Context: an optimization exercise on an open-source flow, tuned for small area and a short achievable clock period. The choices shown serve that exercise and are no tape-out recipe.
At most, simulation tests tie the RTL to the original design; equivalence was not proved.
Some runs may be left out. An edit can pass the tests and still lose a function that they never use.
Only the layout flow was run in run 2; the RTL was not checked for function there.

[run.sh]
#!/bin/bash
# synth_recipe.tcl (not shown) runs the flow's synth.tcl, then flattens the netlist and writes it again
# the make line also repeats each setting of config.mk as NAME=value (left out here)
make -C /OpenROAD-flow-scripts/flow DESIGN_CONFIG=/design/flow/config.mk WORK_HOME=/design/flow/orfs CLKGATE_MAP_FILE= SYNTH_SCRIPT=/design/flow/synth_recipe.tcl finish
[config.mk]
export PLATFORM = sky130hd
export DESIGN_NAME = LMS
export DESIGN_NICKNAME = LMS
export VERILOG_FILES = /design/flow/design.v
export SDC_FILE = /design/flow/constraint.sdc
export NUM_CORES = 4
export LEC_CHECK = 0
export CAP_MARGIN = 20
export CORE_MARGIN = 2
export CORE_UTILIZATION = 40
export SLEW_MARGIN = 20
[constraint.sdc]
create_clock -name core_clock -period 22.0 [get_ports {Clk}]
set_input_delay 4.4000 -clock core_clock [delete_from_list [all_inputs] [get_ports {Clk}]]
set_output_delay 4.4000 -clock core_clock [all_outputs]
set_load 0.01 [all_outputs]
[design.v]
module LMS (
    input Clk, Rst,
    input signed [15:0] x_in,  
    output signed [15:0] y_out,  
    output signed [15:0] w0, w1, w2, w3,  
    output signed [15:0] err  
);
  parameter signed [15:0] gamma = 16'b0000001100110011;  
reg signed [15:0] wn[0:3], x[0:3] ;
wire signed [15:0] wn_u[0:3];
wire signed [15:0] fir_out, m1,m2,m3,m4, m12,m22,m32,m42;
wire signed [31:0] m11,m21,m31,m41, m13,m23,m33,m43, y_out1;
reg signed [15:0] d_in;
FIR_Filter fir(
    .Clk(Clk),
    .Rst(Rst),
    .x(x_in),
    .d(fir_out)
  );
  always@(*)
    begin
      if(Rst)
        d_in <= 0;
      else
        d_in <= fir_out;
    end
always@(posedge Clk or posedge Rst)
    if(Rst)
    begin
        x[3]<=16'b0;
        x[2]<=16'b0;
        x[1]<=16'b0;
        x[0]<=16'b0;
    end
    else
    begin
        x[3]<=x[2]; 
        x[2]<=x[1];
        x[1]<=x[0];
        x[0]<=x_in;
    end
    assign y_out1 = $signed(wn[0])*$signed(x[0]) + $signed(wn[1])*$signed(x[1]) + $signed(wn[2])*$signed(x[2]) + $signed(wn[3])*$signed(x[3]);
    assign y_out = y_out1[27:12];
assign m11 = $signed(err)*$signed(x[0]);
assign m12 = m11[27:12];
assign m13 = $signed(gamma)*$signed(m12);
assign m1 = m13[27:12];
assign m21 = $signed(err)*$signed(x[1]);
assign m22 = m21[27:12];
assign m23 = $signed(gamma)*$signed(m22);
assign m2 = m23[27:12];
assign m31 = $signed(err)*$signed(x[2]);
assign m32 = m31[27:12];
assign m33 = $signed(gamma)*$signed(m32);
assign m3 = m33[27:12];
assign m41 = $signed(err)*$signed(x[3]);
assign m42 = m41[27:12];
assign m43 = $signed(gamma)*$signed(m42);
assign m4 = m43[27:12];
assign wn_u[0] = wn[0] + m1;
assign wn_u[1] = wn[1] + m2;
assign wn_u[2] = wn[2] + m3;
assign wn_u[3] = wn[3] + m4;
always@( posedge Clk or posedge Rst)
    begin
    if(Rst)
        begin
         wn[0] <= 16'b0000000000000000;
         wn[1] <= 16'b0000000000000000;
         wn[2] <= 16'b0000000000000000;
         wn[3] <= 16'b0000000000000000;
        end
     else
        begin	
         wn[0] <= wn_u[0];
         wn[1] <= wn_u[1];
         wn[2] <= wn_u[2];
         wn[3] <= wn_u[3];  
        end
    end
    assign w0 = wn[0];
    assign w1 = wn[1];
    assign w2 = wn[2];
    assign w3 = wn[3];
    assign err = d_in - y_out;
endmodule
module FIR_Filter (
  input Clk,
  input Rst,
  input signed [15:0] x,
  output signed [15:0] d
);
  localparam signed [15:0] w0 = 16'b0000100000000000;
  localparam signed [15:0] w1 = 16'b0000100000000000;
  localparam signed [15:0] w2 = 16'b0000100000000000;
  localparam signed [15:0] w3 = 16'b0000100000000000;
  reg signed [15:0] xn_0, xn_1, xn_2, xn_3;
  reg signed [31:0] d1;
  always @(posedge Clk) 
  begin
    if (Rst) 
	    begin
	      xn_0 <= 0;
	      xn_1 <= 0;
	      xn_2 <= 0;
	      xn_3 <= 0;
	      d1 <= 0;
	    end 
    else 
	    begin
	      xn_3 <= xn_2;
	      xn_2 <= xn_1;
	      xn_1 <= xn_0;
	      xn_0 <= x;
	      d1 <= w0*xn_0 + w1*xn_1 + w2*xn_2 + w3*xn_3;
	    end
  end
  assign d = d1[27:12];
endmodule
==> flow_metrics.py, run 1 <==
metrics = {
    "outcome": {
        "status": "finished clean",
    },
    "global_routing": {
        "gr-usage-met1": 0.323,
        "antenna_found_initial": 8,
        "grt_overflow_total": 0,
        "grt_pass1_vias": 69014,
    },
    "setup_path": {
        "max_stage_delay_ps": 640,
        "cp_num_buf_inv": 9,
        "critPathKind": "reg -> reg",
        "arrival_ps": 21730,
        "startpoint": "x[3][0]",
        "reg2regPathDepth": 75,
        "crit_path_top_delay_cell": "fa_1",
        "cp-end-kind": "register",
    },
    "floorplanning": {
        "die_h_um": 476,
        "die_area_sq_um": 227000,
        "initial_core_util": 0.402,
        "core_area_sq_um": 222000,
        "nWellTaps": 2975,
        "num_io_pins": 114,
    },
    "finish": {
        "drive_gt1_frac": 0.0578,
        "clkbuf_count": 41,
        "diodes": 6,
        "nonClockInverterCount": 2229,
        "multi_input_cells": 6436,
        "fillers": 21323,
        "seq_area_sq_um": 4870,
        "sh_seq_area": 0.0502,
    },
    "routing": {
        "wl_met2_um": 120000,
        "wl_met1_um": 110000,
        "top_layer": "met5",
        "antenna_left": 0,
        "drt_iter0_markers": 3933,
        "via_per_inst": 4.97,
    },
    "clock_tree": {
        "ctsHoldBuffers": 0,
        "cts-htree-levels": 1,
        "cts_setup_buffers": 1,
        "clk_latency_ps": 670,
        "cts_tree": "yes",
        "clockRootBuffer": "clkbuf_16",
    },
    "timing": {
        "min_period_ps": 21180,
        "slew_violations": 0,
        "fin_skew_ps": 36.0,
        "setup-violations-final": 0,
        "whs_ps": 468,
    },
    "logic_synthesis": {
        "yosysTopAreaCell": "fa_1",
        "seq_area_frac_synth": 0.0539,
        "yosysWarnings": 4,
        "syn_inst": 9243,
        "post_synth_num_cell_types": 74,
        "synth_fp_nets": 12342,
        "synthFlopType": "dfrtp_1",
        "synth-async-reset-ratio": 0.615,
        "synth_mux_area_frac": 0.00137,
        "synth-adder-area-share": 0.617,
        "synth_top_area_frac": 0.494,
        "synth_area_leaders": "fa_1, ha_1, inv_1",
        "synth-simple-area-share": 0.140,
    },
    "placement": {
        "place.gp.congestion": 0.951,
        "hpwl_um": 217000,
    },
    "worst_hold_path": {
        "min_from": "fir.xn_0[0]",
    },
}
## run 1: synthesized netlist by cell type, types with 5 or more instances
| cell type | n |
|---|---|
| clkbuf_1 | 358 |
| ha_1 | 882 |
| a21o_1 | 71 |
| xnor2_1 | 322 |
| nand2b_1 | 51 |
| and2_1 | 975 |
| or3_1 | 6 |
| dfxtp_1 | 80 |
| nand3_1 | 20 |
| buf_1 | 7 |
| nor2_1 | 195 |
| and3_1 | 18 |
| o211ai_1 | 8 |
| nor3_1 | 37 |
| o31a_1 | 6 |
| o31ai_1 | 10 |
| fa_1 | 2199 |
| a21boi_0 | 6 |
| xor2_1 | 117 |
| o21a_1 | 38 |
| nand4_1 | 11 |
| inv_1 | 2225 |
| a31o_2 | 7 |
| a211oi_1 | 8 |
| nand2_1 | 907 |
| dfrtp_1 | 128 |
| nor2b_1 | 200 |
| a31oi_1 | 7 |
| a41o_1 | 5 |
| a21oi_1 | 150 |
| o21bai_1 | 42 |
| nor4_1 | 5 |
| o21ai_0 | 65 |
| mux2i_1 | 10 |
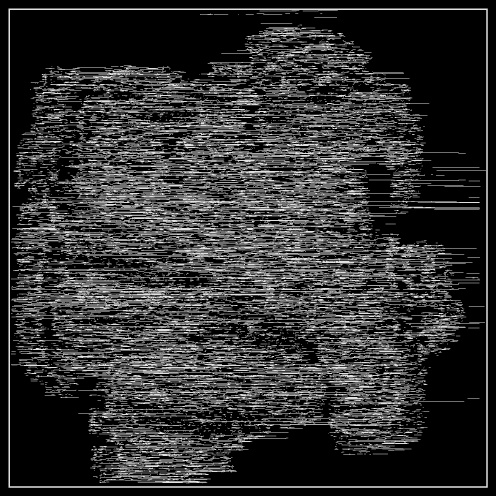
Figure 1: run 1, met1 routing.
(1 px per um)
share of all routed wire	43%
nets with wire on the layer	11386
longest straight run	116 um
wire length on this layer	110 mm

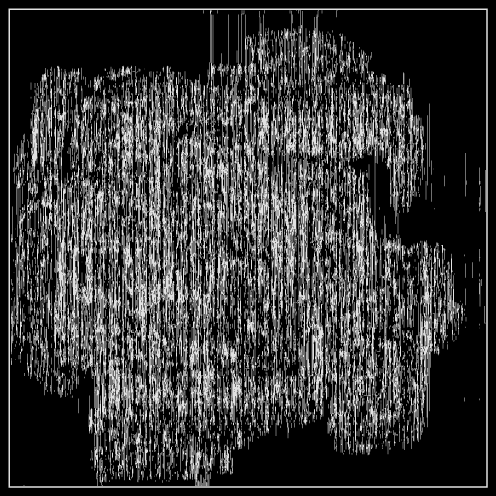
Figure 2: run 1, met2 routing.
(1 px per um)
nets with wire on the layer	10736
main direction	vertical
wire length on this layer	120 mm

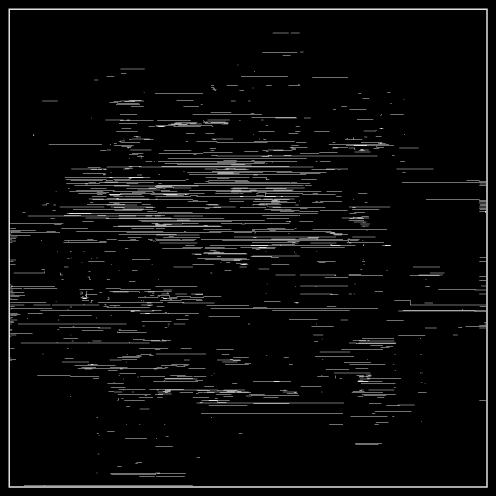
Figure 3: run 1, the metal 3 layer.
(1 px per um)
longest straight run	172 um
nets with wire on the layer	625
met3 Use GR: 0.0391
DR vias: 61336
Total Wirelength: 256000 um

--- run 2: outline of the changes from run 1 ---
design.v: 119 -> 6614 lines; modules unchanged: 0
  LMS: edited, 86 -> 6614 lines
  removed: FIR_Filter
--- a/config.mk
+++ b/config.mk
@@ -6,6 +6,8 @@
 export NUM_CORES = 4
 export LEC_CHECK = 0
+export ABC_AREA = 1
 export CAP_MARGIN = 20
 export CORE_MARGIN = 2
-export CORE_UTILIZATION = 40
+export CORE_UTILIZATION = 50
+export SETUP_SLACK_MARGIN = 5
 export SLEW_MARGIN = 20
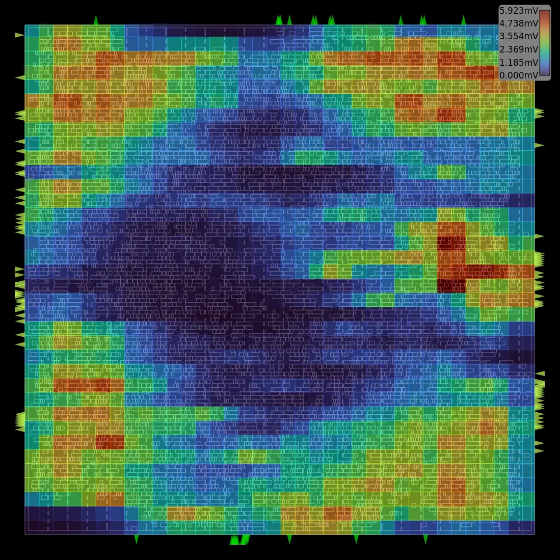
Figure 4: run 2, IR drop over the die.

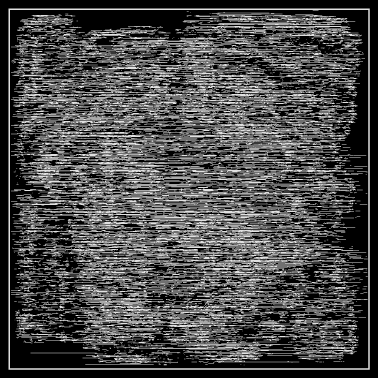
Figure 5: run 2, met1 routing.
(1 px per um)
share of all routed wire	39%
main direction	horizontal
longest straight run	118 um
wire length on this layer	99.9 mm
nets with wire on the layer	8427
DR vias: 56232
met1 usage: 0.529
Total Wirelength: 256000 um

==> flow_metrics.py, run 2 <==
metrics = {
    "finish": {
        "fillers": 11877,
        "area_growth_pct": 8.14,
        "nNonClkBuffers": 352,
        "multi_input_cells": 5569,
        "nonClockInverterCount": 1372,
        "diodes": 9,
        "layout_common_cells": "inv_1, fa_1, xor2_1",
        "multi_input_area_share": 0.778,
        "sh_seq_area": 0.0536,
        "drive_gt1_frac": 0.0738,
        "nNetsFinal": 9001,
        "seq_area_sq_um": 3640,
        "final-nonclk-buf-share": 0.0503,
        "dominant_cells": "multi-input gates",
        "seq_cell_count": 144,
        "clkbuf_count": 17,
        "stdcell_area_sq_um": 67900,
        "final_common_cell": "inv_1",
        "multi_input_area_sq_um": 52800,
        "final_cells": 9128,
        "utilization": 0.543,
        "clk_share": 0.00903,
    },
    "setup_path": {
        "cp_num_buf_inv": 10,
        "setup.worst_path.start_class": "register",
        "critPathMostFrequentCell": "fa_1",
        "r2r_start": "wn1[9]",
        "crit_end": "wn2[11]",
        "crit_fanout": 17,
        "arrival_ps": 17000,
        "cp-end-kind": "register",
        "cp.depth": 61,
        "crit_path_top_delay_cell": "clkinv_1",
        "max_stage_delay_ps": 740,
        "critPathTopFamily": "adder cells",
        "startpoint": "wn1[9]",
        "reg2regPathDepth": 61,
        "regToRegEndpoint": "wn2[11]",
        "crit_required_ps": 22470,
        "critPathKind": "reg -> reg",
        "ff2ff_setup_slack_ps": 5470,
    },
    "worst_hold_path": {
        "holdPathEnd": "x1[11]",
        "holdPathStages": 0,
        "hold_path_class": "reg -> reg",
        "min_from": "x0[11]",
    },
    "logic_synthesis": {
        "synth_top_area_frac": 0.348,
        "synth.most_common_cell": "inv_1",
        "synth_fp_nets": 9097,
        "synth_edf_count": 0,
        "synthFlopType": "dfrtp_1",
        "synth_area_leaders": "fa_1, xor2_1, ha_1",
        "syn_area_sq_um": 62800,
        "ys_ff_latch": 144,
        "avgSynthCellArea_sq_um": 8.31,
        "syn_inst": 7552,
        "yosysWarnings": 1,
        "synthTopCellsByCount": "inv_1, fa_1, xor2_1",
        "yosysTopAreaCell": "fa_1",
        "synth-async-reset-ratio": 1.00,
        "post_synth_num_cell_types": 58,
        "seq_area_frac_synth": 0.0574,
    },
    "timing": {
        "worst_slack_ps": 5470,
        "worstMarginPinSlew_ps": 1010,
        "min_period_ps": 16530,
        "rsz0062_at_grt": "no",
        "fmax_mhz": 60.5,
        "setup-violations-final": 0,
        "fin_skew_ps": 27.7,
        "relSlewSlack": 0.328,
        "slew_violations": 0,
        "period_share": 0.751,
        "hold_viol": 0,
        "final.setup.tns_ps": 0,
        "whs_ps": 483,
    },
    "placement": {
        "dpl-instance-area_sq_um": 65400,
        "place_inst": 9006,
        "io_buffers": 113,
        "place_ws_ps": 4030,
        "hpwl_um": 196000,
        "place.gp.congestion": 1.07,
    },
    "clock_tree": {
        "path_clk_slew_ps": 80,
        "cts_buffers": 17,
        "cts.sinks": 144,
        "clk_latency_ps": 570,
        "cts_setup_buffers": 10,
        "cts_tree": "yes",
        "clockRootBuffer": "clkbuf_16",
        "ctsResizeCount": 82,
        "ctsHoldBuffers": 0,
        "clk_path_buf_depth": 2,
        "cts-htree-levels": 4,
    },
    "routing": {
        "antenna_left": 0,
        "detail_route.wl_per_cell_um": 28.1,
        "drt_iter0_markers": 7201,
        "via_per_inst": 6.16,
        "drc": 0,
        "drt_pass1_iterations": 9,
    },
    "global_routing": {
        "grt_max_degree": 59,
        "grt_overflow_total": 0,
        "grt_pass1_wl_um": 376000,
        "antenna_found_initial": 11,
        "track_usage": 0.400,
        "grt_pass1_vias": 56048,
    },
    "floorplanning": {
        "num_io_pins": 114,
        "rows": 130,
        "initial_core_util": 0.502,
        "die_h_um": 358,
        "core_area_sq_um": 125000,
        "die_area_sq_um": 128000,
        "nWellTaps": 1650,
        "die_w_um": 358,
    },
    "outcome": {
        "status": "finished clean",
    },
    "run": {
        "maxCapViolCount": 0,
    },
}
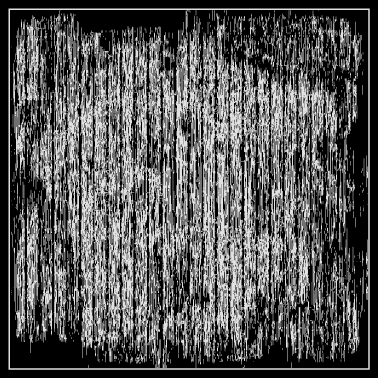
Figure 6: run 2, met2 routing.
(1 px per um)
main direction	vertical
nets with wire on the layer	7390
wire length on this layer	107 mm
share of all routed wire	42%
longest straight run	112 um

## run 2: cell types whose count changed after synthesis, sizes merged, moves of 128 or more
cell   previous run  this run
a21oi           152       297
and2            975         3
buf              12       140
fa             2199      1092
ha              882       435
inv            2228      1325
nor2b           200         0
o21ai            66       243
o22ai             4       860
xnor2           323        41
xor2            118      1077
## run 2: worst reg2reg max path: cells and delay by family, from the launching register on
kind	cells	cell delay, ps
adder cells (fa/ha/maj)	20	9250
AO/OA/AOI/OAI	10	2080
XOR/XNOR	2	340
flip-flops	1	480
AND/OR/NAND/NOR	19	2820
buffers and inverters	10	1490
## run 2: cells by family after synthesis
| logic type | synth area share |
|---|---|
| AO/OA/AOI/OAI | 0.148 |
| AND/OR/NAND/NOR | 0.0908 |
| XOR/XNOR | 0.156 |
| flip-flops | 0.0574 |
| adder cells (fa/ha/maj) | 0.435 |
| buffers and inverters | 0.113 |
## run 2: layer usage
metal	track usage	part of all wire	vias up	wire [um]
met5	0	0.00032	-	83
met4	0.212	0.065	12	16600
li1	-	-	24029	-
met3	0.136	0.13	836	33300
met1	0.529	0.39	27655	99900
met2	0.579	0.42	3700	107000

[static timing again, ports no longer ideal]
No port has a modelled driver above. Below, the same layouts with a new extraction and two added sets of constraints.
Step 1, drivers: a clkbuf_16 drives Clk and a buf_2 each remaining input, both assumed.
Step 2, shift: input delay + t, output delay - t, t = (earliest + latest rising clock arrival at the registers) / 2. This alone moves slack from input paths to output paths.
a / b / c = ideal / step 1 / step 2; a / b = the first two.
| run | shift t [ns] | setup slack, ns | slew at the worst register clock pin (ns) | pins driven straight from the clock port |
|---|---|---|---|---|
| run 1 | 0.738 | 0.824 / 0.824 / 0.824 | 0.07 / 0.07 | 1 |
| run 2 | 0.641 | 5.473 / 5.473 / 5.473 | 0.09 / 0.09 | 1 |
After both steps every run listed still meets setup and hold.
